This design comes from an exercise in tuning for small area on the open sky130 flow, not from production work. Only simulation tests tie the RTL to the original design; equivalence was not proved. The series may have gaps, and a smaller design here may also do less where the tests do not look.

**run.sh**
```bash
#!/bin/bash
# synth_recipe.tcl (not shown) runs the flow's synth.tcl, then flattens the netlist and writes it again
# the make line also repeats each setting of config.mk as NAME=value (left out here)
make -C /OpenROAD-flow-scripts/flow DESIGN_CONFIG=/design/flow/config.mk WORK_HOME=/design/flow/orfs CLKGATE_MAP_FILE= SYNTH_SCRIPT=/design/flow/synth_recipe.tcl finish
```
**config.mk**
```make
export PLATFORM = sky130hd
export DESIGN_NAME = cpuv1
export DESIGN_NICKNAME = cpuv1
export VERILOG_FILES = /design/flow/design.v
export SDC_FILE = /design/flow/constraint.sdc
export NUM_CORES = 4
export LEC_CHECK = 0
export CAP_MARGIN = 20
export CORE_MARGIN = 2
export CORE_UTILIZATION = 40
export SLEW_MARGIN = 20
```
**constraint.sdc**
```tcl
create_clock -name core_clock -period 130.0 [get_ports {clk}]
set_input_delay 26.0000 -clock core_clock [delete_from_list [all_inputs] [get_ports {clk}]]
set_output_delay 26.0000 -clock core_clock [all_outputs]
set_load 0.01 [all_outputs]
```
**design.v**
```verilog
module adder(
    input logic [31:0] a,
    input logic [31:0] b,
    output logic [31:0] out);
    assign out = a + b;
endmodule
module sub(
    input logic [31:0] a,
    input logic [31:0] b,
    output logic [31:0] out
);
    assign out = a - b;
endmodule
module multiplier(
    input logic [31:0] a,
    input logic [31:0] b,
    output logic [31:0] out
);
    assign out = a * b;
endmodule
module divider(
    input logic [31:0] a,
    input logic [31:0] b,
    output logic [31:0] out
);
    assign out = (b == 32'd0) ? 32'hFFFFFFFF : a / b;
endmodule
module alu(
    input logic [31:0] a,
    input logic [31:0] b,
    input logic [1:0] sel,
    output logic [31:0] out
);
    logic [31:0] y1;
    adder add(.a (a), .b (b), .out (y1));
    logic [31:0] y2;
    sub sub2(.a (a), .b (b), .out (y2));
    logic [31:0] y3;
    multiplier mul(.a (a), .b (b), .out (y3));
    logic [31:0] y4;
    divider div(.a (a), .b (b), .out (y4));
    assign out = sel[1] ? (sel[0] ? y4 : y3)
            : (sel[0] ? y2 : y1);
endmodule
module cpu_register(
    input logic [4:0] addr1,
    input logic [4:0] addr2,
    input logic [4:0] addrw,
    input logic writeen,
    input logic [31:0] writeint,
    input logic clk,
    output logic [31:0] RD1,
    output logic [31:0] RD2
);
    logic [31:0] DATA [31:0];
    assign RD1 = DATA[addr1];
    assign RD2 = DATA[addr2];
    always @(posedge clk) begin
        DATA[0] <= 49;
        DATA[1] <= 7;
        DATA[2] <= 3;
        if (writeen) DATA[addrw] <= writeint;
    end
endmodule
module cpuv1(
    input logic clk,
    input logic [31:0] inst,
    output logic [31:0] result
);
    logic [31:0] a,b;
    logic [1:0] sel;
    logic [31:0] out;
    alu a1(.*);
    logic [4:0] addr1, addr2, addrw;
    logic writeen;
    cpu_register r1(
        .addr1(addr1),
        .addr2(addr2),
        .addrw(addrw),
        .writeen(writeen),
        .writeint(out),
        .RD1(a),
        .RD2(b),
        .clk(clk));
    assign sel = {inst[1:0]};
    assign addr1 = {inst[12:8]};
    assign addr2 = {inst[17:13]};
    assign addrw = {inst[22:18]};
    assign writeen = (inst[2:0] < 4);
    assign result = out;
endmodule
```
==> flow_summary.json, run 1 <==
{
  "seq_cells": 1024,
  "cts_tree": "yes",
  "syn_nets": 10700,
  "dr.pass1.iters": 7,
  "critPathLaunch": "inst[11]",
  "antenna_left": 0,
  "grt_pass1_wl_mm": 587,
  "yosys.cell_types.count": 126,
  "crit_required_ps": 104000,
  "multiInputGateArea_um2": 63500,
  "layout.cells.non_filler": 14800,
  "startpoint_type": "input port",
  "async_flop_share_pct": 0,
  "top_regs": "r1.DATA: 1024 flops",
  "drtIter0Drc": 10300,
  "buffers": 2307,
  "met2_usage_pct": 49.2,
  "synth_compound_area_share_pct": 13.7,
  "hp-class": "flop to flop",
  "cts.path.max_buffers": 3,
  "port_buffers": 50,
  "clock_buffers": 141,
  "postPlaceCellArea_um2": 116000,
  "min_to": "r1.DATA[2][22]",
  "r2r_cells": 377,
  "initial_utilization_pct": 40.3,
  "synthMuxAreaShare_pct": 14.7,
  "synthTopCellsByArea": "edfxtp_1 (29%), ha_1 (9.0%), fa_1 (8.5%)",
  "synth_most_common_cell": "edfxtp_1",
  "yosys-top-cells-count": "edfxtp_1 (928), nand2_1 (878), nor2_1 (779)",
  "final_cell_mix": "buf_4 (2183), edfxtp_1 (928), nand2_1 (870)",
  "fin_ws_ps": 2910,
  "multi_input_area_share_pct": 52.1,
  "cts_made_buffers": 105,
  "cp-end-kind": "output pin",
  "seqCellArea_um2": 29800,
  "grt_max_degree": 130,
  "syn_avg_cell_area_um2": 10.1,
  "place_congestion": 0.997,
  "dp_slack_ps": -3680,
  "design_area_um2": 122000,
  "slew-limit-headroom_pct": 13.1,
  "status": "finished clean",
  "synthToLayoutAreaGrowth_pct": 26.9,
  "worstPathArrival_ps": 101090,
  "hold_slack_ps": 1760,
  "grt_util_met1_pct": 43.1,
  "grt_most_used_layer": "met2",
  "yosys.area_share.adder_pct": 17.5,
  "gr-usage-met3_pct": 7.72,
  "die_height_um": 494,
  "critPathSlowestCell": "a222oi_1",
  "inverters": 724,
  "wl_met1_mm": 160,
  "worstPathMaxFanout": 29,
  "cts_resized": 106,
  "crit_type": "input port to output pin",
  "ys_ff_latch": 1024,
  "synth-xor-area-share_pct": 4.40,
  "reg2reg_setup_slack_ps": 54430,
  "syn_inst": 9531,
  "synth_ff_type": "edfxtp_1",
  "layout_commonest_cell": "buf_4",
  "worstMarginPinSlew_ps": 1300,
  "die_w_um": 494,
  "drive_gt1_share_pct": 29.1,
  "ctsHtreeMaxLevel": 3,
  "drc": 0,
  "synth_top_family_by_area": "adder cells",
  "finalSetupViolations": 0,
  "synth_edf_count": 928,
  "via_per_inst": 6.02,
  "hold_start": "r1.DATA[0][22]",
  "wirelength_mm": 411,
  "cts.hold.buffers_added": 0,
  "dieArea_um2": 244000,
  "clock_sinks": 1024,
  "diodes": 7,
  "cp_common_cell": "buf_4",
  "largestClassByArea": "multi-input combinational cells",
  "drv_slew": 0,
  "largest_reg_flops": 1024,
  "finalCriticalPeriod_ps": 127090,
  "clock.fmax_mhz": 7.87,
  "fin_skew_ps": 29.2,
  "comb.multi_input.count": 7327,
  "cp.depth": 381,
  "clock_latency_ps": 720,
  "syn-cell-area_um2": 96000,
  "rows": 179,
  "timing.setup.tns_ps": 0,
  "r2r-end": "r1.DATA[20][0]",
  "cts-root-buf": "clkbuf_16",
  "slowest_delay_ps": 690,
  "num-fill-cells": 21500,
  "post_drt_wl_per_cell_um": 27.9,
  "wl_met2_mm": 176,
  "buffer_area_share_pct": 15.0,
  "place_inst": 14500,
  "netlist.top_cell.by_area": "edfxtp_1",
  "top_register": "r1.DATA",
  "highest_layer": "met5",
  "grt_pass1_vias": 87600,
  "ys_warn_count": 1,
  "clk_share_pct": 2.92,
  "critPathTopFamily": "compound AO/OA/AOI/OAI gates",
  "synth.yosys.seq_area_share_pct": 31.0,
  "vias": 88900,
  "coreArea_um2": 238000,
  "endpoint": "result[0]",
  "dp_hpwl_mm": 301,
  "taps": 3167,
  "ioPinCount": 65,
  "finalCritPeriodShare_pct": 97.8,
  "nNetsFinal": 12600,
  "fin_util_pct": 51.1,
  "clkTransAtPathRegs_ps": 60,
  "seq_area_share_pct": 24.5,
  "grt_antenna_before_repair": 26,
  "synth_top_area_share_pct": 29.0,
  "min_path_cells": 9
}
### Metal 1, run 1

Bar = 100 um. Supply wires on this layer in grey.
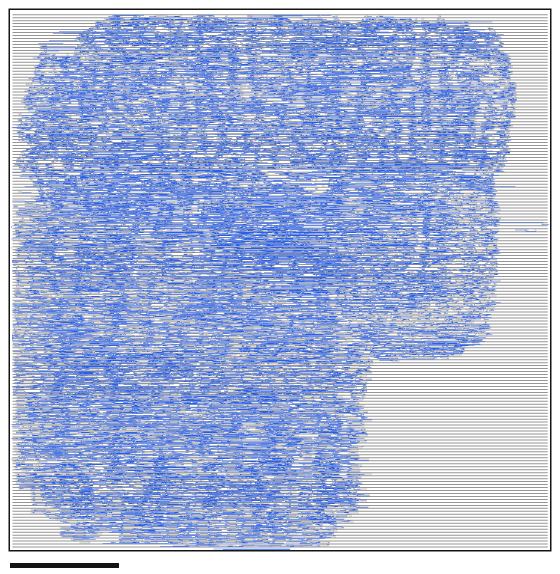
longest straight run: 102 um
nets with wire on the layer: 12025
wire length on this layer: 160 mm

### A small window of the routed layout, run 1

Window x 355 to 385, y 355 to 385 um. Cells in grey, sequential cells in the stronger grey; small squares are vias.
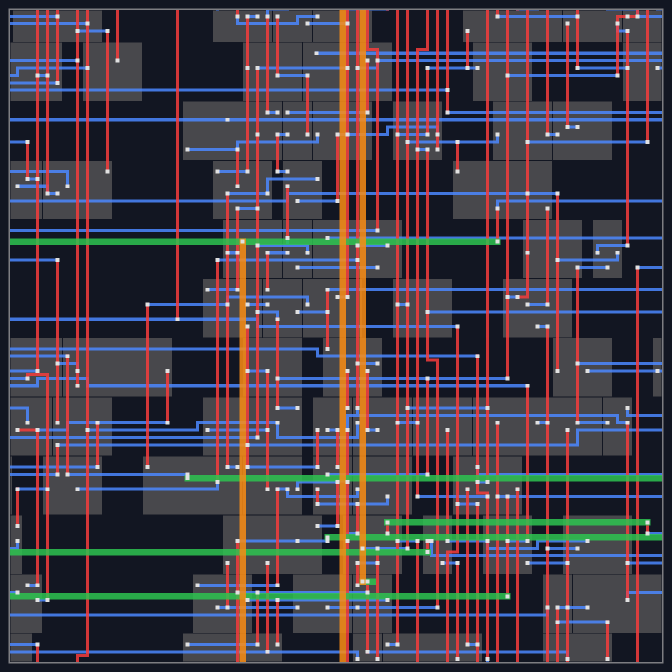
[blue] M1
[green] M3
[orange] M4
[red] M2
sequential cells in the window: 0
most frequent: buf_4 (21), nor3_1 (7), ha_1 (7)
cells with their middle in the window: 64

### Routed metal per tile, run 1

Bar = 100 um. 25 x 25 tiles, from white (low) to dark blue (high), scaled to the fullest tile. Values are wire area over tile area, all layers added.
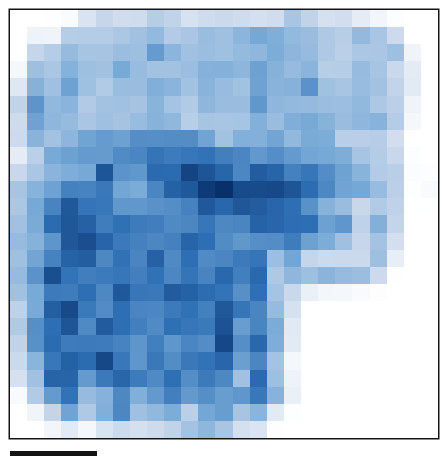
fullest tile: 0.72
tiles over half the peak: 39%
densest ninth of the die: centre

==> run 2: too many edits to list; what changed since run 1 <==
design.v: 91 -> 8425 lines; modules unchanged: 0
  c_inv: new, 1 lines
  c_nand2: new, 1 lines
  c_nor2: new, 1 lines
  c_and2: new, 1 lines
  c_or2: new, 1 lines
  c_xor2: new, 1 lines
  c_xnor2: new, 1 lines
  c_a21oi: new, 1 lines
  c_o21ai: new, 1 lines
  c_mux2i: new, 1 lines
  c_a21o: new, 1 lines
  c_o21a: new, 1 lines
  c_mux2: new, 1 lines
  c_o22ai: new, 1 lines
  alu_ctl: new, 31 lines
  alu: edited, 17 -> 8249 lines
  rf_aoi222: new, 3 lines
  rf_nand4: new, 3 lines
  rf_nand3: new, 3 lines
  rf_or3: new, 3 lines
  rf_or4: new, 3 lines
  rf_dec: new, 21 lines
  rf_rbit: new, 17 lines
  rf_rbitk: new, 18 lines
  cpu_register: edited, 20 -> 33 lines
  cpuv1: edited, 27 -> 27 lines
  removed: adder, sub, multiplier, divider
==> module c_and2 as of run 2 <==
module c_and2(input logic a, b, output logic y); assign y = a & b; endmodule
==> module c_o21ai as of run 2 <==
module c_o21ai(input logic a1, a2, b1, output logic y); assign y = ~((a1 | a2) & b1); endmodule
==> module c_xor2 as of run 2 <==
module c_xor2(input logic a, b, output logic y); assign y = a ^ b; endmodule
==> module alu_ctl as of run 2 <==
module alu_ctl(
    input logic [31:0] a,
    input logic [31:0] b,
    input logic [1:0] sel,
    output logic [31:0] ca, can, cb, cbn, cb0, cb0n, r32, r32n, bp, bq,
    output logic [31:1] dh, dhn,
    output logic m, mn, dv, dvn, cin, cinn
);
    assign m = (sel == 2'd2);
    assign mn = ~m;
    assign dv = (sel == 2'd3);
    assign dvn = ~dv;
    assign cin = sel[0];
    assign cinn = ~sel[0];
    wire add = (sel == 2'd0);
    assign ca = a & {32{m}};
    assign can = ~ca;
    assign cb = ~b & {32{~m}};
    assign cbn = ~cb;
    assign cb0 = (add ? b : ~b) & {32{~m}};
    assign cb0n = ~cb0;
    assign r32 = a & {32{~m}};
    assign r32n = ~r32;
    assign bp = b;
    assign bq = ~b;
    genvar i;
    for (i = 1; i < 32; i = i + 1) begin : g_hz
        assign dh[i] = dv & ~|b[31:32-i];
        assign dhn[i] = ~dh[i];
    end
endmodule
==> module c_inv as of run 2 <==
module c_inv(input logic a, output logic y); assign y = ~a; endmodule
==> module c_mux2i as of run 2 <==
module c_mux2i(input logic s, a0, a1, output logic y); assign y = ~(s ? a1 : a0); endmodule
==> module rf_rbitk as of run 2 <==
module rf_rbitk(
    input logic [29:0] d,
    input logic [29:0] s,
    input logic k,
    output logic y
);
    logic [9:0] x;
    genvar i;
    for (i = 0; i < 10; i = i + 1) begin : g_a
        rf_aoi222 u(.a0(d[3*i]), .s0(s[3*i]), .a1(d[3*i+1]), .s1(s[3*i+1]),
                    .a2(d[3*i+2]), .s2(s[3*i+2]), .y(x[i]));
    end
    logic n0, n1, n2;
    rf_nand4 u0(.a(x[0]), .b(x[1]), .c(x[2]), .d(x[3]), .y(n0));
    rf_nand3 u1(.a(x[4]), .b(x[5]), .c(x[6]), .y(n1));
    rf_nand3 u2(.a(x[7]), .b(x[8]), .c(x[9]), .y(n2));
    rf_or4 u3(.a(n0), .b(n1), .c(n2), .d(k), .y(y));
endmodule
==> module c_a21oi as of run 2 <==
module c_a21oi(input logic a1, a2, b1, output logic y); assign y = ~((a1 & a2) | b1); endmodule
==> module c_o21a as of run 2 <==
module c_o21a(input logic a1, a2, b1, output logic y); assign y = (a1 | a2) & b1; endmodule
==> module rf_nand3 as of run 2 <==
module rf_nand3(input logic a, b, c, output logic y);
    assign y = ~(a & b & c);
endmodule
==> module c_or2 as of run 2 <==
module c_or2(input logic a, b, output logic y); assign y = a | b; endmodule
==> module cpuv1 as of run 2 <==
module cpuv1(
    input logic clk,
    input logic [31:0] inst,
    output logic [31:0] result
);
    wire [4:0] addr1 = inst[12:8];
    wire [4:0] addr2 = inst[17:13];
    wire [4:0] addrw = inst[22:18];
    wire writeen = ~inst[2];           
    logic [37:0] DATA [3:32];
    logic [31:0] out;
    always @(posedge clk) begin
        if (writeen && addrw >= 5'd3) DATA[addrw] <= {6'd0, out};
        DATA[32] <= {writeen, addrw, out};
    end
    logic [32*29-1:0] q;
    genvar k;
    for (k = 3; k < 32; k = k + 1) begin : g_q
        assign q[32*(k-3) +: 32] = DATA[k][31:0];
    end
    wire [37:0] lastw = DATA[32];
    logic [31:0] a, b;
    cpu_register r1(.addr1(addr1), .addr2(addr2), .lw(lastw[37]), .la(lastw[36:32]),
                    .last(lastw[31:0]), .q(q), .RD1(a), .RD2(b));
    alu a1(.a(a), .b(b), .sel(inst[1:0]), .out(out));
    assign result = out;
endmodule
==> module cpu_register as of run 2 <==
module cpu_register(
    input logic [4:0] addr1,
    input logic [4:0] addr2,
    input logic lw,
    input logic [4:0] la,
    input logic [31:0] last,
    input logic [32*29-1:0] q,
    output logic [31:0] RD1,
    output logic [31:0] RD2
);
    logic [31:3] s1, s2;
    logic sl1, sl2;
    logic [3:0] k1, k2;
    rf_dec d1(.addr(addr1), .lw(lw), .la(la), .s(s1), .sl(sl1), .kc(k1));
    rf_dec d2(.addr(addr2), .lw(lw), .la(la), .s(s2), .sl(sl2), .kc(k2));
    genvar b, k;
    for (b = 0; b < 32; b = b + 1) begin : g_bit
        logic [29:0] dd;
        for (k = 3; k < 32; k = k + 1) begin : g_k
            assign dd[k-3] = q[32*(k-3) + b];
        end
        assign dd[29] = last[b];
        if (b == 0 || b == 1 || b == 2 || b == 4 || b == 5) begin : g_kc
            wire kk1 = (b == 0) ? k1[0] : (b == 1) ? k1[1] : (b == 2) ? k1[2] : k1[3];
            wire kk2 = (b == 0) ? k2[0] : (b == 1) ? k2[1] : (b == 2) ? k2[2] : k2[3];
            rf_rbitk p1(.d(dd), .s({sl1, s1}), .k(kk1), .y(RD1[b]));
            rf_rbitk p2(.d(dd), .s({sl2, s2}), .k(kk2), .y(RD2[b]));
        end else begin : g_n
            rf_rbit p1(.d(dd), .s({sl1, s1}), .y(RD1[b]));
            rf_rbit p2(.d(dd), .s({sl2, s2}), .y(RD2[b]));
        end
    end
endmodule
==> module c_a21o as of run 2 <==
module c_a21o(input logic a1, a2, b1, output logic y); assign y = (a1 & a2) | b1; endmodule
==> module rf_or4 as of run 2 <==
module rf_or4(input logic a, b, c, d, output logic y);
    assign y = a | b | c | d;
endmodule
==> module c_nor2 as of run 2 <==
module c_nor2(input logic a, b, output logic y); assign y = ~(a | b); endmodule
==> module c_xnor2 as of run 2 <==
module c_xnor2(input logic a, b, output logic y); assign y = ~(a ^ b); endmodule
==> module c_o22ai as of run 2 <==
module c_o22ai(input logic a1, a2, b1, b2, output logic y); assign y = ~((a1 | a2) & (b1 | b2)); endmodule
==> module c_nand2 as of run 2 <==
module c_nand2(input logic a, b, output logic y); assign y = ~(a & b); endmodule
==> module c_mux2 as of run 2 <==
module c_mux2(input logic s, a0, a1, output logic y); assign y = s ? a1 : a0; endmodule
==> module rf_dec as of run 2 <==
module rf_dec(
    input logic [4:0] addr,
    input logic lw,                 
    input logic [4:0] la,
    output logic [31:3] s,
    output logic sl,
    output logic [3:0] kc
);
    wire z0 = (addr == 5'd0), z1 = (addr == 5'd1), z2 = (addr == 5'd2);
    genvar k;
    for (k = 3; k < 32; k = k + 1) begin : g_s
        assign s[k] = (addr == k);
    end
    wire hit = lw & (la == addr);
    assign sl = hit & (z0 | z1 | z2);
    wire c0 = z0 & ~hit, c1 = z1 & ~hit, c2 = z2 & ~hit;
    assign kc[0] = c0 | c1 | c2;    
    assign kc[1] = c1 | c2;         
    assign kc[2] = c1;              
    assign kc[3] = c0;              
endmodule
==> module rf_aoi222 as of run 2 <==
module rf_aoi222(input logic a0, s0, a1, s1, a2, s2, output logic y);
    assign y = ~((a0 & s0) | (a1 & s1) | (a2 & s2));
endmodule
==> module rf_rbit as of run 2 <==
module rf_rbit(
    input logic [29:0] d,
    input logic [29:0] s,
    output logic y
);
    logic [9:0] x;
    genvar i;
    for (i = 0; i < 10; i = i + 1) begin : g_a
        rf_aoi222 u(.a0(d[3*i]), .s0(s[3*i]), .a1(d[3*i+1]), .s1(s[3*i+1]),
                    .a2(d[3*i+2]), .s2(s[3*i+2]), .y(x[i]));
    end
    logic n0, n1, n2;
    rf_nand4 u0(.a(x[0]), .b(x[1]), .c(x[2]), .d(x[3]), .y(n0));
    rf_nand3 u1(.a(x[4]), .b(x[5]), .c(x[6]), .y(n1));
    rf_nand3 u2(.a(x[7]), .b(x[8]), .c(x[9]), .y(n2));
    rf_or3 u3(.a(n0), .b(n1), .c(n2), .y(y));
endmodule
==> module rf_nand4 as of run 2 <==
module rf_nand4(input logic a, b, c, d, output logic y);
    assign y = ~(a & b & c & d);
endmodule
==> module rf_or3 as of run 2 <==
module rf_or3(input logic a, b, c, output logic y);
    assign y = a | b | c;
endmodule
--- a/config.mk
+++ b/config.mk
@@ -6,6 +6,9 @@
 export NUM_CORES = 4
 export LEC_CHECK = 0
-export CAP_MARGIN = 20
+export CAP_MARGIN = 5
 export CORE_MARGIN = 2
-export CORE_UTILIZATION = 40
-export SLEW_MARGIN = 20
+export CORE_UTILIZATION = 50
+export CTS_BUF_LIST = sky130_fd_sc_hd__clkbuf_8
+export GPL_TIMING_DRIVEN = 0
+export SLEW_MARGIN = 5
+export SYNTH_HIERARCHICAL = 1
### Metal 1, run 2

Bar = 100 um. Supply wires on this layer in grey.
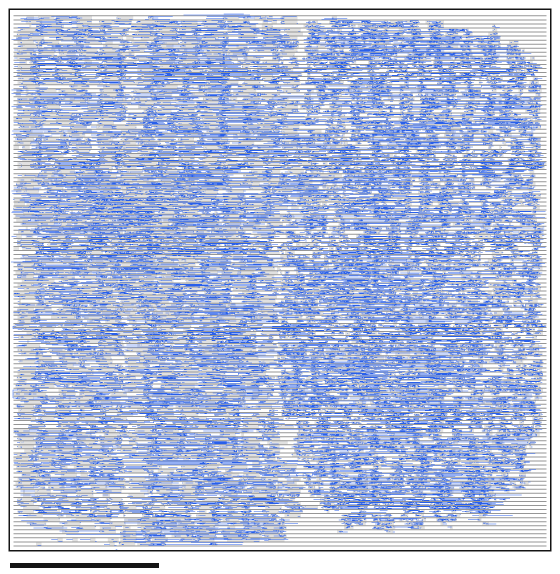
share of all routed wire: 35%
longest straight run: 96.6 um

==> flow_summary.json, run 2 <==
{
  "status": "finished clean",
  "clk_share_pct": 3.65,
  "die_height_um": 363,
  "largest_reg_flops": 966,
  "grt_antenna_before_repair": 20,
  "r2r_cells": 321,
  "cp.depth": 316,
  "cp_common_cell": "o22ai_1",
  "seqCellArea_um2": 28600,
  "critPathTopFamily": "compound AO/OA/AOI/OAI gates",
  "hold_start": "DATA[28][0]",
  "coreArea_um2": 128000,
  "top_regs": "DATA: 966 flops",
  "antenna_left": 0,
  "clkTransAtPathRegs_ps": 70,
  "clock_latency_ps": 810,
  "fin_util_pct": 59.3,
  "finalCriticalPeriod_ps": 125940,
  "num-fill-cells": 10800,
  "syn-cell-area_um2": 64400,
  "dieArea_um2": 132000,
  "buffers": 334,
  "seq_area_share_pct": 37.8,
  "min_to": "DATA[32][1]",
  "design_area_um2": 75700,
  "dr.pass1.iters": 13,
  "clock.fmax_mhz": 7.94,
  "syn_nets": 6583,
  "reg2reg_setup_slack_ps": 56720,
  "comb.multi_input.count": 5172,
  "inverters": 351,
  "grt_most_used_layer": "met2",
  "fin_ws_ps": 4060,
  "endpoint": "result[18]",
  "clock_buffers": 153,
  "slowest_delay_ps": 700,
  "grt_util_met1_pct": 49.4,
  "worstPathMaxFanout": 25,
  "ctsHtreeMaxLevel": 4,
  "vias": 63800,
  "cts_made_buffers": 135,
  "cts.hold.buffers_added": 0,
  "timing.setup.tns_ps": 0,
  "highest_layer": "met5",
  "buffer_area_share_pct": 5.80,
  "syn_inst": 6550,
  "dp_hpwl_mm": 191,
  "synthToLayoutAreaGrowth_pct": 17.5,
  "grt_pass1_vias": 59500,
  "cts-root-buf": "clkbuf_8",
  "top_register": "DATA",
  "nNetsFinal": 6993,
  "place_inst": 8430,
  "cts_tree": "yes",
  "finalSetupViolations": 0
}
### Signal wires by layer, run 2

Bar = 100 um. Only two layers are drawn.
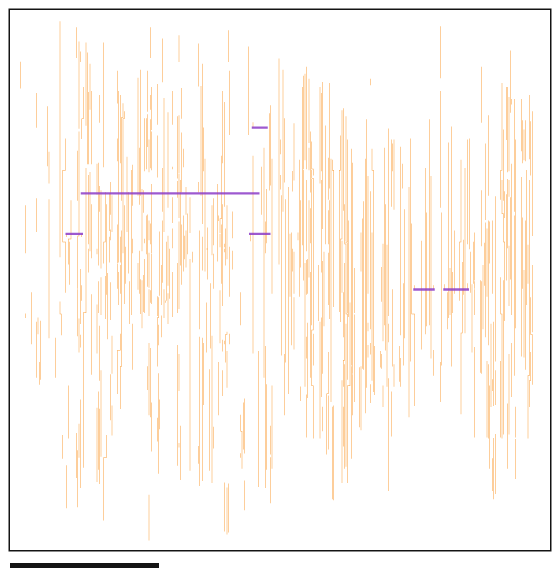
[purple] M5 | wire length: 179 um
[orange] M4 | wire length: 23.6 mm

==> run 3, diff against run 2 <==
--- a/config.mk
+++ b/config.mk
@@ -7,7 +7,7 @@
 export LEC_CHECK = 0
 export CAP_MARGIN = 5
 export CORE_MARGIN = 2
-export CORE_UTILIZATION = 50
+export CORE_UTILIZATION = 70
 export CTS_BUF_LIST = sky130_fd_sc_hd__clkbuf_8
 export GPL_TIMING_DRIVEN = 0
 export SLEW_MARGIN = 5
==> flow_summary.json, run 3 <==
{
  "status": "aborted with a tool error",
  "failing_step": "global routing",
  "tool.error": "[ERROR GRT-0232] Routing congestion too high. Check the congestion heatmap in the GUI.",
  "cts_resized": 91,
  "ys_warn_count": 7,
  "postPlaceCellArea_um2": 70200,
  "syn_avg_cell_area_um2": 9.84,
  "cts-root-buf": "clkbuf_8",
  "clock_sinks": 966,
  "ctsHtreeMaxLevel": 4,
  "rows": 111,
  "port_buffers": 47,
  "grt_max_degree": 83,
  "syn_nets": 6583,
  "cts.path.max_buffers": 3,
  "syn-cell-area_um2": 64400,
  "place_inst": 7947,
  "dp_hpwl_mm": 186,
  "cts.hold.buffers_added": 0,
  "syn_inst": 6550,
  "place_congestion": 1.08,
  "die_height_um": 307,
  "ioPinCount": 65,
  "die_w_um": 307,
  "initial_utilization_pct": 70.5,
  "endpoint_type": "output port",
  "worst_endpoint": "result[27]",
  "cts_made_buffers": 131,
  "postCtsSetupBuffers": 14,
  "dp_slack_ps": -17590
}
==> run 4, diff against run 3 <==
--- a/config.mk
+++ b/config.mk
@@ -7,7 +7,7 @@
 export LEC_CHECK = 0
 export CAP_MARGIN = 5
 export CORE_MARGIN = 2
-export CORE_UTILIZATION = 70
+export CORE_UTILIZATION = 58
 export CTS_BUF_LIST = sky130_fd_sc_hd__clkbuf_8
 export GPL_TIMING_DRIVEN = 0
 export SLEW_MARGIN = 5
### Metal 1, run 4

Bar = 100 um. Supply wires on this layer in grey.
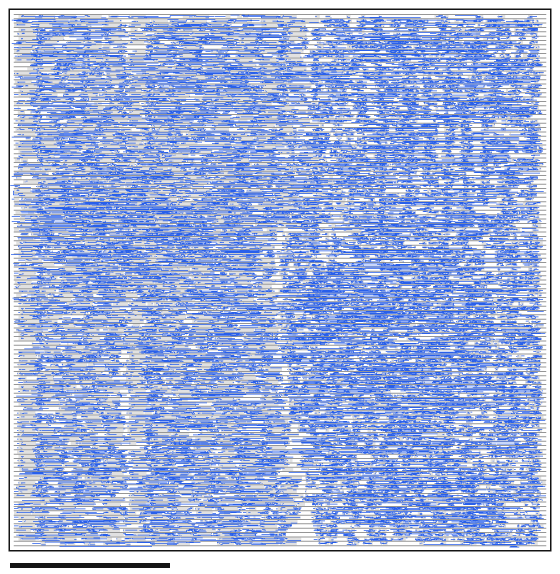
share of all routed wire: 33%
wire length on this layer: 90.3 mm
longest straight run: 83.3 um
main direction: horizontal
nets with wire on the layer: 6846

==> flow_summary.json, run 4 <==
{
  "buffers": 322,
  "clkTransAtPathRegs_ps": 70,
  "drtIter0Drc": 12000,
  "postPlaceCellArea_um2": 70700,
  "seq_area_share_pct": 38.4,
  "layout_commonest_cell": "o22ai_1",
  "clock_buffers": 148,
  "worstMarginPinSlew_ps": 1370,
  "port_buffers": 47,
  "drive_gt1_share_pct": 10.4,
  "hold_viol": 0,
  "grt_util_met1_pct": 54.3,
  "fin_ws_ps": 3400,
  "cts.path.max_buffers": 3,
  "slowest_delay_ps": 770,
  "hold_start": "DATA[19][31]",
  "slew-limit-headroom_pct": 8.68,
  "syn_nets": 6583,
  "syn_avg_cell_area_um2": 9.84,
  "finalCriticalPeriod_ps": 126600,
  "diodes": 10,
  "coreArea_um2": 110000,
  "critPathTopFamily": "compound AO/OA/AOI/OAI gates",
  "crit_required_ps": 104000,
  "place_inst": 8257,
  "cts_made_buffers": 135,
  "critPathSlowestCell": "or3_1",
  "r2r-end": "DATA[6][31]",
  "grt_antenna_before_repair": 23,
  "worstPathMaxFanout": 22,
  "grt_pass1_vias": 60300,
  "syn-cell-area_um2": 64400,
  "r2r_cells": 318,
  "drc": 0,
  "place_congestion": 1.01,
  "post_drt_wl_per_cell_um": 32.2,
  "multi_input_area_share_pct": 48.5,
  "num-fill-cells": 8605,
  "crit_type": "input port to output pin",
  "cp_common_cell": "o22ai_1",
  "cp-end-kind": "output pin",
  "cts.hold.buffers_added": 0,
  "ys_warn_count": 7,
  "design_area_um2": 74600,
  "die_height_um": 337,
  "r2r-start": "DATA[32][36]",
  "status": "finished clean",
  "grt_most_used_layer": "met2",
  "ctsHtreeMaxLevel": 4,
  "reg2reg_setup_slack_ps": 56290,
  "postCtsSetupBuffers": 13,
  "multiInputGateArea_um2": 36200,
  "wl_met2_mm": 119,
  "syn_inst": 6550,
  "min_to": "DATA[32][31]",
  "cp.depth": 322,
  "die_w_um": 337,
  "wirelength_mm": 275,
  "via_per_inst": 7.57,
  "clock_latency_ps": 810,
  "endpoint": "result[31]",
  "hold_slack_ps": 1740,
  "timing.setup.tns_ps": 0,
  "rows": 122,
  "taps": 1488,
  "comb.multi_input.count": 5173,
  "wl_met3_mm": 38.3,
  "initial_utilization_pct": 58.4,
  "inverters": 351,
  "critPathBufInv": 59,
  "met2_usage_pct": 71.2,
  "layout.cells.non_filler": 8546,
  "largestClassByArea": "multi-input combinational cells",
  "dr.pass1.iters": 21,
  "grt_overflow_total": 0,
  "final_cell_mix": "o22ai_1 (1175), edfxtp_1 (928), a222oi_1 (640)",
  "drv_slew": 0,
  "finalSetupViolations": 0,
  "cts-root-buf": "clkbuf_8",
  "highest_layer": "met5",
  "dp_hpwl_mm": 188,
  "top_regs": "DATA: 966 flops",
  "seqCellArea_um2": 28600,
  "worstPathArrival_ps": 100600,
  "hp-class": "flop to flop",
  "maxCapViolations": 0,
  "fin_skew_ps": 51.4,
  "top_register": "DATA",
  "nNetsFinal": 6982,
  "fin_util_pct": 67.6,
  "gr-usage-met3_pct": 14.6,
  "buffer_area_share_pct": 5.57,
  "clock_sinks": 966,
  "antenna_left": 0,
  "finalCritPeriodShare_pct": 97.4,
  "synthToLayoutAreaGrowth_pct": 15.8,
  "dp_slack_ps": -16930,
  "largest_reg_flops": 966,
  "startpoint_type": "input port",
  "min_path_cells": 9,
  "cts_tree": "yes",
  "seq_cells": 966,
  "grt_pass1_wl_mm": 389,
  "dieArea_um2": 114000,
  "cts_resized": 96,
  "critPathLaunch": "inst[17]",
  "clock.fmax_mhz": 7.90,
  "grt_max_degree": 89,
  "ioPinCount": 65,
  "wl_met1_mm": 90.3,
  "clk_share_pct": 3.28
}
### Signal wires by layer, run 4

Bar = 100 um. Only two layers are drawn.
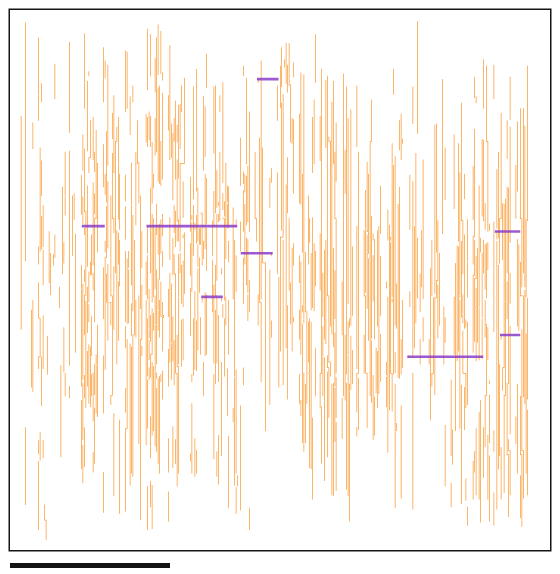
[orange] M4 | wire length: 27.5 mm
[purple] M5 | wire length: 182 um
gr usage total: 46.8%
Via Count: 64700

## Run 5: large edit since run 4, in outline
design.v: 8425 -> 8509 lines; modules unchanged: 24
  alu: edited, 8249 -> 8329 lines
  cpu_register: edited, 33 -> 37 lines
==> module cpu_register as of run 5 <==
module cpu_register(
    input logic [4:0] addr1,
    input logic [4:0] addr2,
    input logic lw,
    input logic [4:0] la,
    input logic [31:0] last,
    input logic [32*29-1:0] q,
    output logic [31:0] RD1,
    output logic [31:0] RD2
);
    localparam int NG = 1;
    logic [31:3] s1 [NG], s2 [NG];
    logic [NG-1:0] sl1, sl2;
    logic [3:0] k1 [NG], k2 [NG];
    genvar b, k, j;
    for (j = 0; j < NG; j = j + 1) begin : g_dec
        rf_dec d1(.addr(addr1), .lw(lw), .la(la), .s(s1[j]), .sl(sl1[j]), .kc(k1[j]));
        rf_dec d2(.addr(addr2), .lw(lw), .la(la), .s(s2[j]), .sl(sl2[j]), .kc(k2[j]));
    end
    for (b = 0; b < 32; b = b + 1) begin : g_bit
        localparam int G = b / (32 / NG);
        logic [29:0] dd;
        for (k = 3; k < 32; k = k + 1) begin : g_k
            assign dd[k-3] = q[32*(k-3) + b];
        end
        assign dd[29] = last[b];
        if (b == 0 || b == 1 || b == 2 || b == 4 || b == 5) begin : g_kc
            wire kk1 = (b == 0) ? k1[G][0] : (b == 1) ? k1[G][1] : (b == 2) ? k1[G][2] : k1[G][3];
            wire kk2 = (b == 0) ? k2[G][0] : (b == 1) ? k2[G][1] : (b == 2) ? k2[G][2] : k2[G][3];
            rf_rbitk p1(.d(dd), .s({sl1[G], s1[G]}), .k(kk1), .y(RD1[b]));
            rf_rbitk p2(.d(dd), .s({sl2[G], s2[G]}), .k(kk2), .y(RD2[b]));
        end else begin : g_n
            rf_rbit p1(.d(dd), .s({sl1[G], s1[G]}), .y(RD1[b]));
            rf_rbit p2(.d(dd), .s({sl2[G], s2[G]}), .y(RD2[b]));
        end
    end
endmodule
--- a/config.mk
+++ b/config.mk
@@ -8,5 +8,5 @@
 export CAP_MARGIN = 5
 export CORE_MARGIN = 2
-export CORE_UTILIZATION = 58
+export CORE_UTILIZATION = 50
 export CTS_BUF_LIST = sky130_fd_sc_hd__clkbuf_8
 export GPL_TIMING_DRIVEN = 0
### Routed metal per tile, run 5

Bar = 100 um. 36 x 36 tiles, from white (low) to dark blue (high), scaled to the fullest tile. Values are wire area over tile area, all layers added.
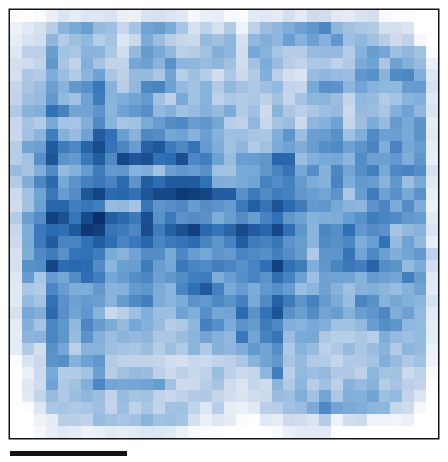
tiles over half the peak: 41%
fullest tile: 0.88
mean over tiles: 0.39
nearly empty tiles: 2.9%

==> flow_summary.json, run 5 <==
{
  "drtIter0Drc": 11300,
  "worstPathArrival_ps": 100200,
  "critPathLaunch": "inst[17]",
  "dieArea_um2": 133000,
  "drv_slew": 0,
  "hold_slack_ps": 1810,
  "hp-class": "flop to flop",
  "cts.hold.buffers_added": 0,
  "clock_latency_ps": 820,
  "postCtsSetupBuffers": 3,
  "design_area_um2": 75600,
  "worstMarginPinSlew_ps": 1370,
  "via_per_inst": 7.31,
  "maxCapViolations": 0,
  "ioPinCount": 65,
  "layout.cells.non_filler": 8819,
  "r2r-end": "DATA[6][23]",
  "reg2reg_setup_slack_ps": 56730,
  "buffers": 286,
  "cp.depth": 291,
  "critPathBufInv": 27,
  "postPlaceCellArea_um2": 71900,
  "clkTransAtPathRegs_ps": 60,
  "cts-root-buf": "clkbuf_8",
  "crit_required_ps": 104000,
  "seq_area_share_pct": 37.9,
  "syn_inst": 6590,
  "gr-usage-met3_pct": 9.11,
  "taps": 1742,
  "fin_skew_ps": 42.0,
  "cts_resized": 68,
  "ctsHtreeMaxLevel": 4,
  "crit_type": "input port to output pin",
  "largestClassByArea": "multi-input combinational cells",
  "critPathSlowestCell": "or4_1",
  "grt_max_degree": 142,
  "diodes": 8,
  "fin_ws_ps": 3800,
  "clock_sinks": 966,
  "min_to": "DATA[32][26]",
  "die_w_um": 365,
  "final_cell_mix": "o22ai_1 (1189), edfxtp_1 (928), o21ai_1 (645)",
  "rows": 132,
  "clk_share_pct": 3.52,
  "clock.fmax_mhz": 7.92,
  "multi_input_area_share_pct": 49.1,
  "post_drt_wl_per_cell_um": 32.7,
  "slew-limit-headroom_pct": 8.26,
  "dp_slack_ps": -11160,
  "seqCellArea_um2": 28600,
  "drc": 0,
  "place_congestion": 0.960,
  "wl_met3_mm": 32.5,
  "syn-cell-area_um2": 65000,
  "status": "finished clean",
  "cts_made_buffers": 136,
  "cts_tree": "yes",
  "finalSetupViolations": 0,
  "grt_pass1_wl_mm": 403,
  "largest_reg_flops": 966,
  "drive_gt1_share_pct": 10.0,
  "wl_met1_mm": 100,
  "synthToLayoutAreaGrowth_pct": 16.3,
  "grt_usage_pct": 41.9,
  "top_regs": "DATA: 966 flops",
  "coreArea_um2": 129000,
  "num-fill-cells": 11100,
  "grt_antenna_before_repair": 14,
  "dp_hpwl_mm": 202,
  "initial_utilization_pct": 50.3,
  "critPathTopFamily": "compound AO/OA/AOI/OAI gates",
  "min_path_cells": 8,
  "clock_buffers": 150,
  "cp-end-kind": "output pin",
  "comb.multi_input.count": 5291,
  "place_inst": 8553,
  "cts.path.max_buffers": 3,
  "dr.pass1.iters": 12,
  "multiInputGateArea_um2": 37100,
  "r2r-start": "DATA[32][35]",
  "endpoint": "result[31]",
  "antenna_left": 0,
  "buffer_area_share_pct": 5.25,
  "cp_common_cell": "o22ai_1",
  "worstPathMaxFanout": 22,
  "syn_avg_cell_area_um2": 9.86,
  "startpoint_type": "input port",
  "grt_overflow_total": 0,
  "ys_warn_count": 12,
  "inverters": 275,
  "r2r_cells": 286,
  "die_height_um": 365,
  "nNetsFinal": 6989,
  "wl_met2_mm": 126,
  "seq_cells": 966,
  "layout_commonest_cell": "o22ai_1",
  "port_buffers": 47,
  "hold_start": "DATA[31][7]",
  "top_register": "DATA",
  "hold_viol": 0,
  "timing.setup.tns_ps": 0,
  "grt_most_used_layer": "met2",
  "fin_util_pct": 58.4,
  "finalCriticalPeriod_ps": 126200,
  "finalCritPeriodShare_pct": 97.1,
  "slowest_delay_ps": 980,
  "syn_nets": 6623,
  "grt_pass1_vias": 59700,
  "met2_usage_pct": 64.6,
  "highest_layer": "met5"
}
### Metal 1, run 5

Bar = 100 um. Supply wires on this layer in grey.
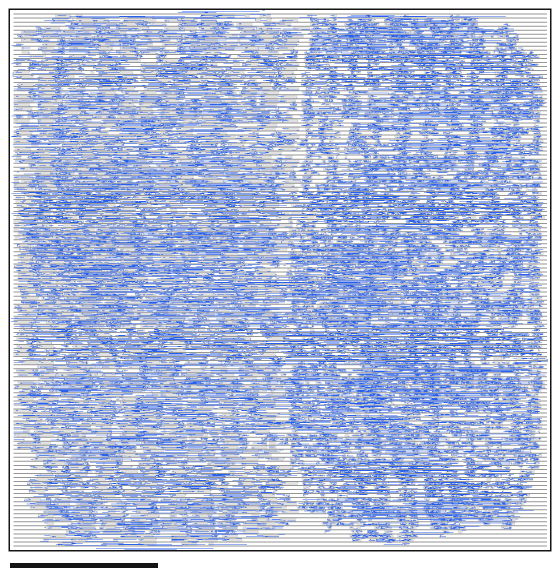
wire length on this layer: 100 mm
main direction: horizontal
longest straight run: 94.3 um
nets with wire on the layer: 6846
final WL: 288 mm
Via Count: 64500
GRT met1 Usage: 49.8%

==> run 6, diff against run 5 <==
--- a/config.mk
+++ b/config.mk
@@ -7,7 +7,7 @@
 export LEC_CHECK = 0
 export CAP_MARGIN = 5
 export CORE_MARGIN = 2
-export CORE_UTILIZATION = 50
+export CORE_UTILIZATION = 58
 export CTS_BUF_LIST = sky130_fd_sc_hd__clkbuf_8
 export GPL_TIMING_DRIVEN = 0
 export SLEW_MARGIN = 5
### Routed metal per tile, run 6

Bar = 100 um. 34 x 34 tiles, from white (low) to dark blue (high), scaled to the fullest tile. Values are wire area over tile area, all layers added.
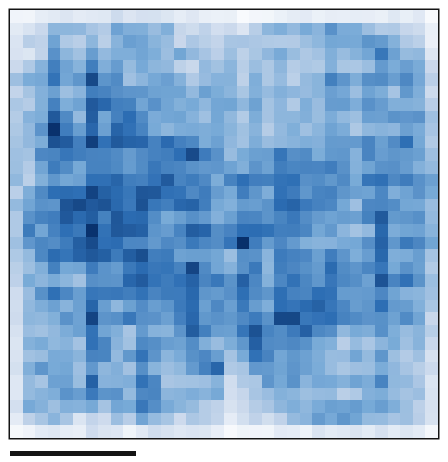
tiles over half the peak: 53%
mean over tiles: 0.45
fullest tile: 0.90
final WL: 281 mm
Via Count: 65100
gr usage total: 46.9%
WL per Instance: 32.7 um

==> flow_summary.json, run 6 <==
{
  "status": "finished clean",
  "postCtsSetupBuffers": 2,
  "cts.hold.buffers_added": 0,
  "port_buffers": 47,
  "buffers": 298,
  "postPlaceCellArea_um2": 71700,
  "clock_sinks": 966,
  "taps": 1488,
  "worstMarginPinSlew_ps": 1320,
  "ys_warn_count": 12,
  "cp_common_cell": "o22ai_1",
  "ioPinCount": 65,
  "gr-usage-met3_pct": 12.8,
  "timing.setup.tns_ps": 0,
  "crit_required_ps": 104000,
  "slew-limit-headroom_pct": 11.5,
  "worstPathMaxFanout": 31,
  "syn_nets": 6623,
  "coreArea_um2": 111000,
  "finalCriticalPeriod_ps": 126800,
  "grt_overflow_total": 0,
  "drv_slew": 0,
  "clock_latency_ps": 780,
  "seq_cells": 966,
  "critPathBufInv": 31,
  "r2r-start": "DATA[32][36]",
  "fin_ws_ps": 3200,
  "crit_type": "input port to output pin",
  "r2r-end": "DATA[9][27]",
  "cp-end-kind": "output pin",
  "via_per_inst": 7.60,
  "seq_area_share_pct": 38.0,
  "num-fill-cells": 8588,
  "met2_usage_pct": 72.2,
  "critPathSlowestCell": "or3_1",
  "highest_layer": "met5",
  "cts_resized": 64,
  "syn_avg_cell_area_um2": 9.86,
  "startpoint_type": "input port",
  "min_to": "DATA[32][1]",
  "critPathLaunch": "inst[17]",
  "fin_skew_ps": 47.5,
  "top_regs": "DATA: 966 flops",
  "wl_met3_mm": 37.4,
  "layout_commonest_cell": "o22ai_1",
  "wl_met1_mm": 90.9,
  "r2r_cells": 291,
  "top_register": "DATA",
  "die_w_um": 339,
  "clock.fmax_mhz": 7.89,
  "initial_utilization_pct": 58.6,
  "min_path_cells": 10,
  "die_height_um": 339,
  "synthToLayoutAreaGrowth_pct": 15.8,
  "grt_max_degree": 139,
  "clkTransAtPathRegs_ps": 60,
  "reg2reg_setup_slack_ps": 56440,
  "nNetsFinal": 6995,
  "cts-root-buf": "clkbuf_8",
  "finalSetupViolations": 0,
  "grt_antenna_before_repair": 24,
  "ctsHtreeMaxLevel": 4,
  "largestClassByArea": "multi-input combinational cells",
  "seqCellArea_um2": 28600,
  "fin_util_pct": 67.8,
  "critPathTopFamily": "compound AO/OA/AOI/OAI gates",
  "place_congestion": 1.01,
  "finalCritPeriodShare_pct": 97.5,
  "comb.multi_input.count": 5288,
  "multi_input_area_share_pct": 49.2,
  "clk_share_pct": 3.25,
  "largest_reg_flops": 966,
  "dieArea_um2": 115000,
  "grt_pass1_vias": 60600,
  "drc": 0,
  "design_area_um2": 75200,
  "buffer_area_share_pct": 5.63,
  "grt_util_met1_pct": 53.0,
  "inverters": 275,
  "cts.path.max_buffers": 3,
  "rows": 122,
  "grt_pass1_wl_mm": 396,
  "place_inst": 8300,
  "syn-cell-area_um2": 65000,
  "drtIter0Drc": 11200
}
### Signal wires by layer, run 6

Bar = 100 um. Only two layers are drawn.
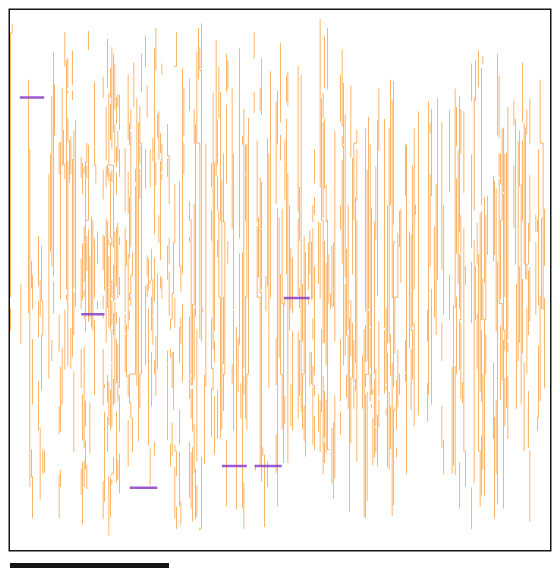
[orange] M4 | wire length: 30.2 mm
[purple] M5 | wire length: 86.5 um

==> run 7, diff against run 6 <==
--- a/config.mk
+++ b/config.mk
@@ -8,7 +8,9 @@
 export CAP_MARGIN = 5
 export CORE_MARGIN = 2
 export CORE_UTILIZATION = 58
-export CTS_BUF_LIST = sky130_fd_sc_hd__clkbuf_8
+export CTS_BUF_LIST = sky130_fd_sc_hd__clkbuf_16
+export CTS_CLUSTER_DIAMETER = 100
+export CTS_CLUSTER_SIZE = 22
 export GPL_TIMING_DRIVEN = 0
 export SLEW_MARGIN = 5
 export SYNTH_HIERARCHICAL = 1
### Signal routing as the flow saved it, run 7

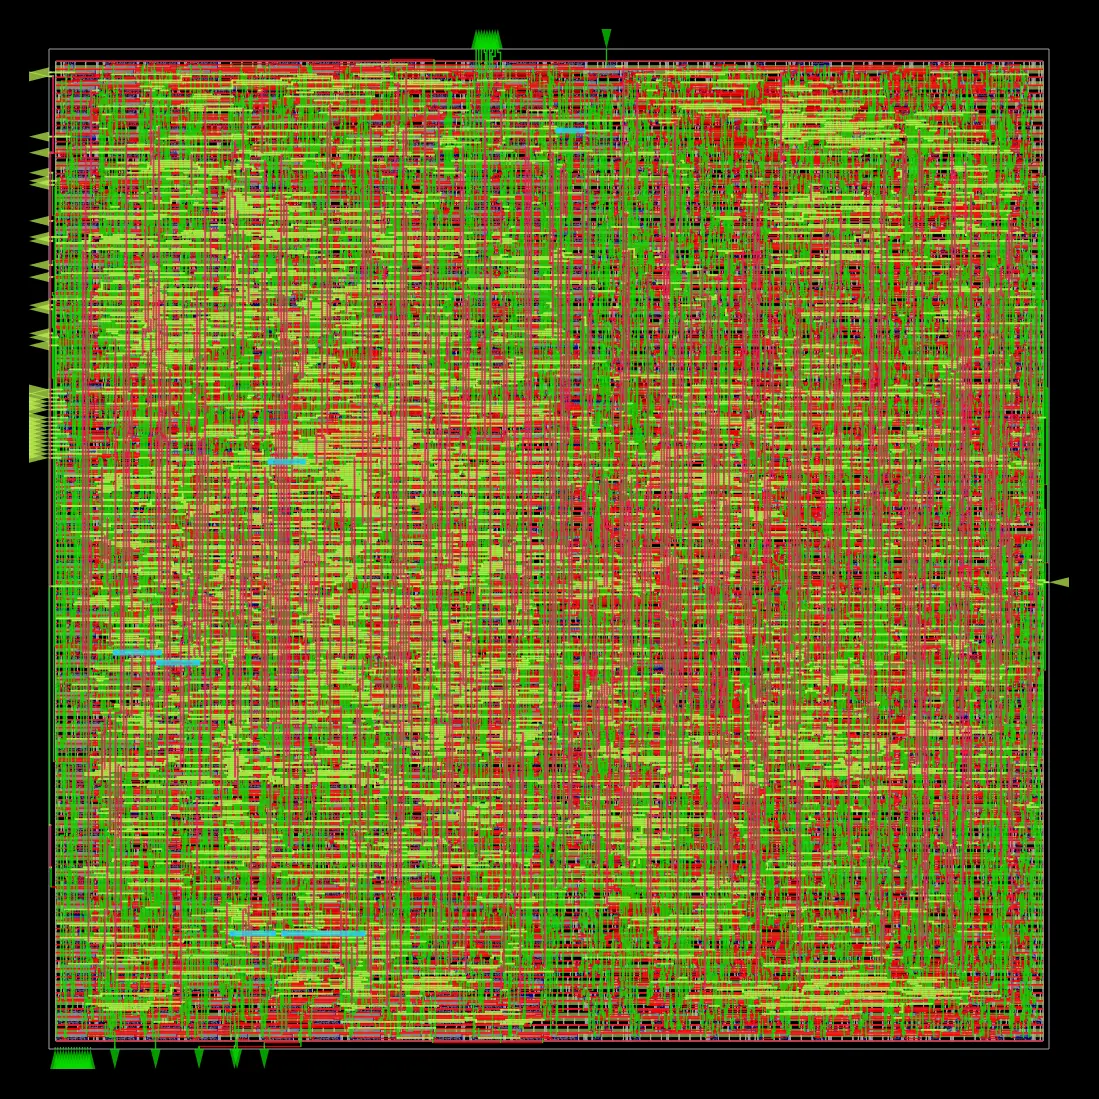
Met3 Routed Length: 37.3 mm
Via Count: 64400

==> flow_summary.json, run 7 <==
{
  "status": "finished clean",
  "dieArea_um2": 115000,
  "rows": 122,
  "slowest_delay_ps": 870,
  "fin_skew_ps": 28.9,
  "largestClassByArea": "multi-input combinational cells",
  "place_congestion": 1.01,
  "fin_util_pct": 66.9,
  "worstPathMaxFanout": 31,
  "postPlaceCellArea_um2": 71700,
  "drc": 0,
  "cp.depth": 292,
  "r2r-start": "DATA[32][36]",
  "finalCritPeriodShare_pct": 97.4,
  "drtIter0Drc": 11100,
  "multi_input_area_share_pct": 49.9,
  "grt_most_used_layer": "met2",
  "critPathTopFamily": "compound AO/OA/AOI/OAI gates",
  "hold_start": "DATA[22][6]",
  "largest_reg_flops": 966,
  "layout_commonest_cell": "o22ai_1",
  "seq_cells": 966,
  "crit_required_ps": 104000,
  "fin_ws_ps": 3390,
  "min_to": "DATA[32][26]",
  "coreArea_um2": 111000,
  "cts_made_buffers": 49,
  "comb.multi_input.count": 5288,
  "grt_util_met1_pct": 53.3,
  "synthToLayoutAreaGrowth_pct": 14.3,
  "critPathBufInv": 31,
  "final_cell_mix": "o22ai_1 (1197), edfxtp_1 (928), o21ai_1 (646)",
  "clock.fmax_mhz": 7.90,
  "num-fill-cells": 8673,
  "syn_inst": 6590,
  "syn_avg_cell_area_um2": 9.86,
  "finalSetupViolations": 0,
  "cts_tree": "yes",
  "min_path_cells": 8,
  "postCtsSetupBuffers": 3,
  "clock_sinks": 966,
  "critPathLaunch": "inst[17]",
  "drv_slew": 0,
  "buffer_area_share_pct": 5.68,
  "dp_slack_ps": -11570,
  "antenna_left": 0,
  "r2r_cells": 289,
  "grt_max_degree": 139,
  "grt_antenna_before_repair": 15,
  "dp_hpwl_mm": 197,
  "dr.pass1.iters": 11,
  "grt_pass1_vias": 59700,
  "ys_warn_count": 12,
  "design_area_um2": 74300,
  "place_inst": 8300,
  "grt_pass1_wl_mm": 393
}
### Signal wires by layer, run 7

Bar = 100 um. Only two layers are drawn.
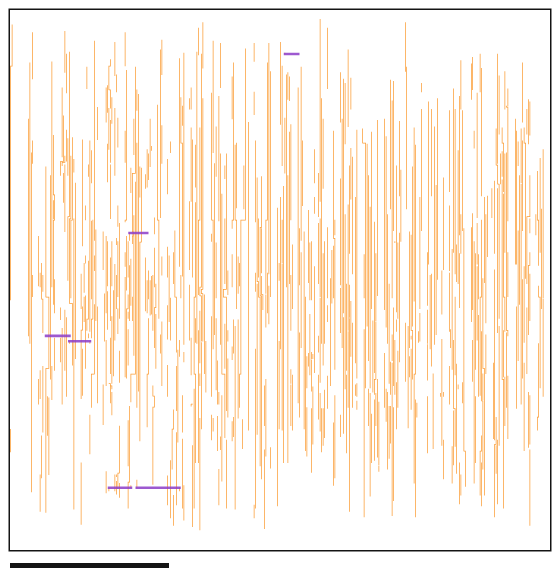
[purple] M5 | wire length: 87.4 um
[orange] M4 | wire length: 30.0 mm
WL per Instance: 33.0 um
final WL: 278 mm
gr usage total: 46.4%

==> run 8, diff against run 7 <==
--- a/config.mk
+++ b/config.mk
@@ -10,7 +10,7 @@
 export CORE_UTILIZATION = 58
 export CTS_BUF_LIST = sky130_fd_sc_hd__clkbuf_16
 export CTS_CLUSTER_DIAMETER = 100
-export CTS_CLUSTER_SIZE = 22
+export CTS_CLUSTER_SIZE = 26
 export GPL_TIMING_DRIVEN = 0
 export SLEW_MARGIN = 5
 export SYNTH_HIERARCHICAL = 1
### Routed metal per tile, run 8

Bar = 100 um. 34 x 34 tiles, from white (low) to dark blue (high), scaled to the fullest tile. Values are wire area over tile area, all layers added.
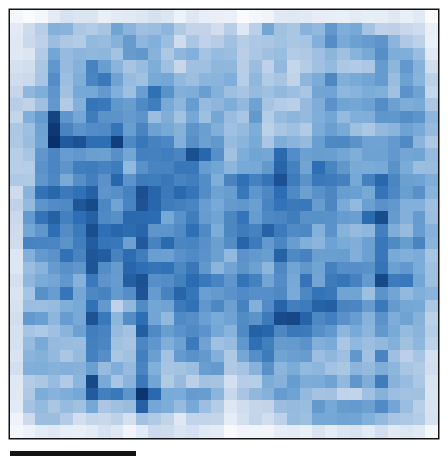
mean over tiles: 0.45
tiles over half the peak: 50%
fullest tile: 0.92
final WL: 278 mm
Via Count: 64500
WL per Instance: 33.1 um
gr usage total: 46.5%

==> flow_summary.json, run 8 <==
{
  "status": "finished clean",
  "grt_pass1_vias": 59800,
  "critPathSlowestCell": "nand4_1",
  "initial_utilization_pct": 58.6,
  "syn_inst": 6590,
  "r2r-start": "DATA[32][36]",
  "cts-root-buf": "clkbuf_16",
  "slew-limit-headroom_pct": 9.56,
  "grt_pass1_wl_mm": 394,
  "wl_met3_mm": 37.1,
  "r2r-end": "DATA[7][26]",
  "seq_cells": 966,
  "startpoint_type": "input port",
  "cts_resized": 72,
  "layout.cells.non_filler": 8412,
  "wl_met1_mm": 90.0,
  "cts_made_buffers": 43,
  "seqCellArea_um2": 28600,
  "rows": 122,
  "taps": 1488,
  "layout_commonest_cell": "o22ai_1",
  "fin_util_pct": 66.8,
  "endpoint": "result[26]",
  "clock_latency_ps": 650,
  "port_buffers": 47,
  "drive_gt1_share_pct": 8.37,
  "min_path_cells": 7,
  "cts.path.max_buffers": 3,
  "via_per_inst": 7.67,
  "nNetsFinal": 6908,
  "clock_sinks": 966,
  "dp_hpwl_mm": 197,
  "maxCapViolations": 0,
  "r2r_cells": 288,
  "slowest_delay_ps": 720,
  "ctsHtreeMaxLevel": 2,
  "finalCritPeriodShare_pct": 97.7,
  "cp-end-kind": "output pin",
  "diodes": 15,
  "synthToLayoutAreaGrowth_pct": 14.1,
  "critPathBufInv": 29,
  "clock_buffers": 43,
  "worstPathMaxFanout": 31,
  "top_register": "DATA",
  "finalSetupViolations": 0,
  "grt_overflow_total": 0,
  "seq_area_share_pct": 38.6,
  "hp-class": "flop to flop",
  "design_area_um2": 74100,
  "multi_input_area_share_pct": 50.0,
  "clock.fmax_mhz": 7.88,
  "place_congestion": 1.01,
  "clk_share_pct": 1.72,
  "highest_layer": "met5",
  "grt_most_used_layer": "met2",
  "cp.depth": 290,
  "dieArea_um2": 115000,
  "largestClassByArea": "multi-input combinational cells",
  "place_inst": 8300,
  "hold_start": "DATA[19][7]",
  "crit_type": "input port to output pin",
  "reg2reg_setup_slack_ps": 55810,
  "fin_skew_ps": 35.7,
  "num-fill-cells": 8663
}
### Signal wires by layer, run 8

Bar = 100 um. Only two layers are drawn.
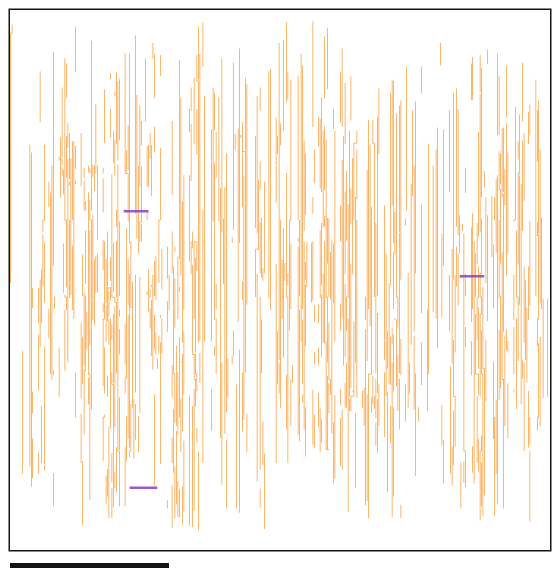
[purple] M5 | wire length: 43.2 um
[orange] M4 | wire length: 29.7 mm

-- port drivers added, routing unchanged --
The flow's constraints put no driver on any port. The routed layouts listed below were extracted and timed again, unchanged, in two steps. Step 1 assumes that a clkbuf_16 drives the clock port and a buf_2 every other input. Step 2 moves the port delays by t, midway between the first and last clock arrival at a register: inputs arrive t later, outputs are due t later. That takes back most of the time a late clock gives input paths. Three values: ideal, step 1, step 2; two values: the first two.
run	t, ns	setup WS [ns]	hold WS [ns]	clock arrival spread, ns	pins driven straight from the clock port
run 1	0.800	2.906 / 2.746 / 2.746	1.762 / 1.762 / 1.762	0.029 / 0.030	1
run 2	0.866	4.064 / 4.037 / 4.037	1.705 / 1.705 / 1.705	0.032 / 0.032	1
run 4	0.848	3.401 / 3.370 / 3.370	1.743 / 1.743 / 1.743	0.052 / 0.052	1
run 5	0.860	3.796 / 3.772 / 3.772	1.806 / 1.806 / 1.806	0.042 / 0.042	1
run 6	0.830	3.203 / 3.178 / 3.178	1.920 / 1.920 / 1.920	0.048 / 0.048	1
run 7	0.724	3.388 / 3.364 / 3.364	1.828 / 1.828 / 1.828	0.029 / 0.029	1
run 8	0.698	3.032 / 3.008 / 3.008	1.752 / 1.752 / 1.752	0.036 / 0.036	1
After both steps every run listed still meets setup and hold. The setup slack of run 1, which loses most, moves by -0.160 ns with the drivers and by -0.160 ns with both steps.
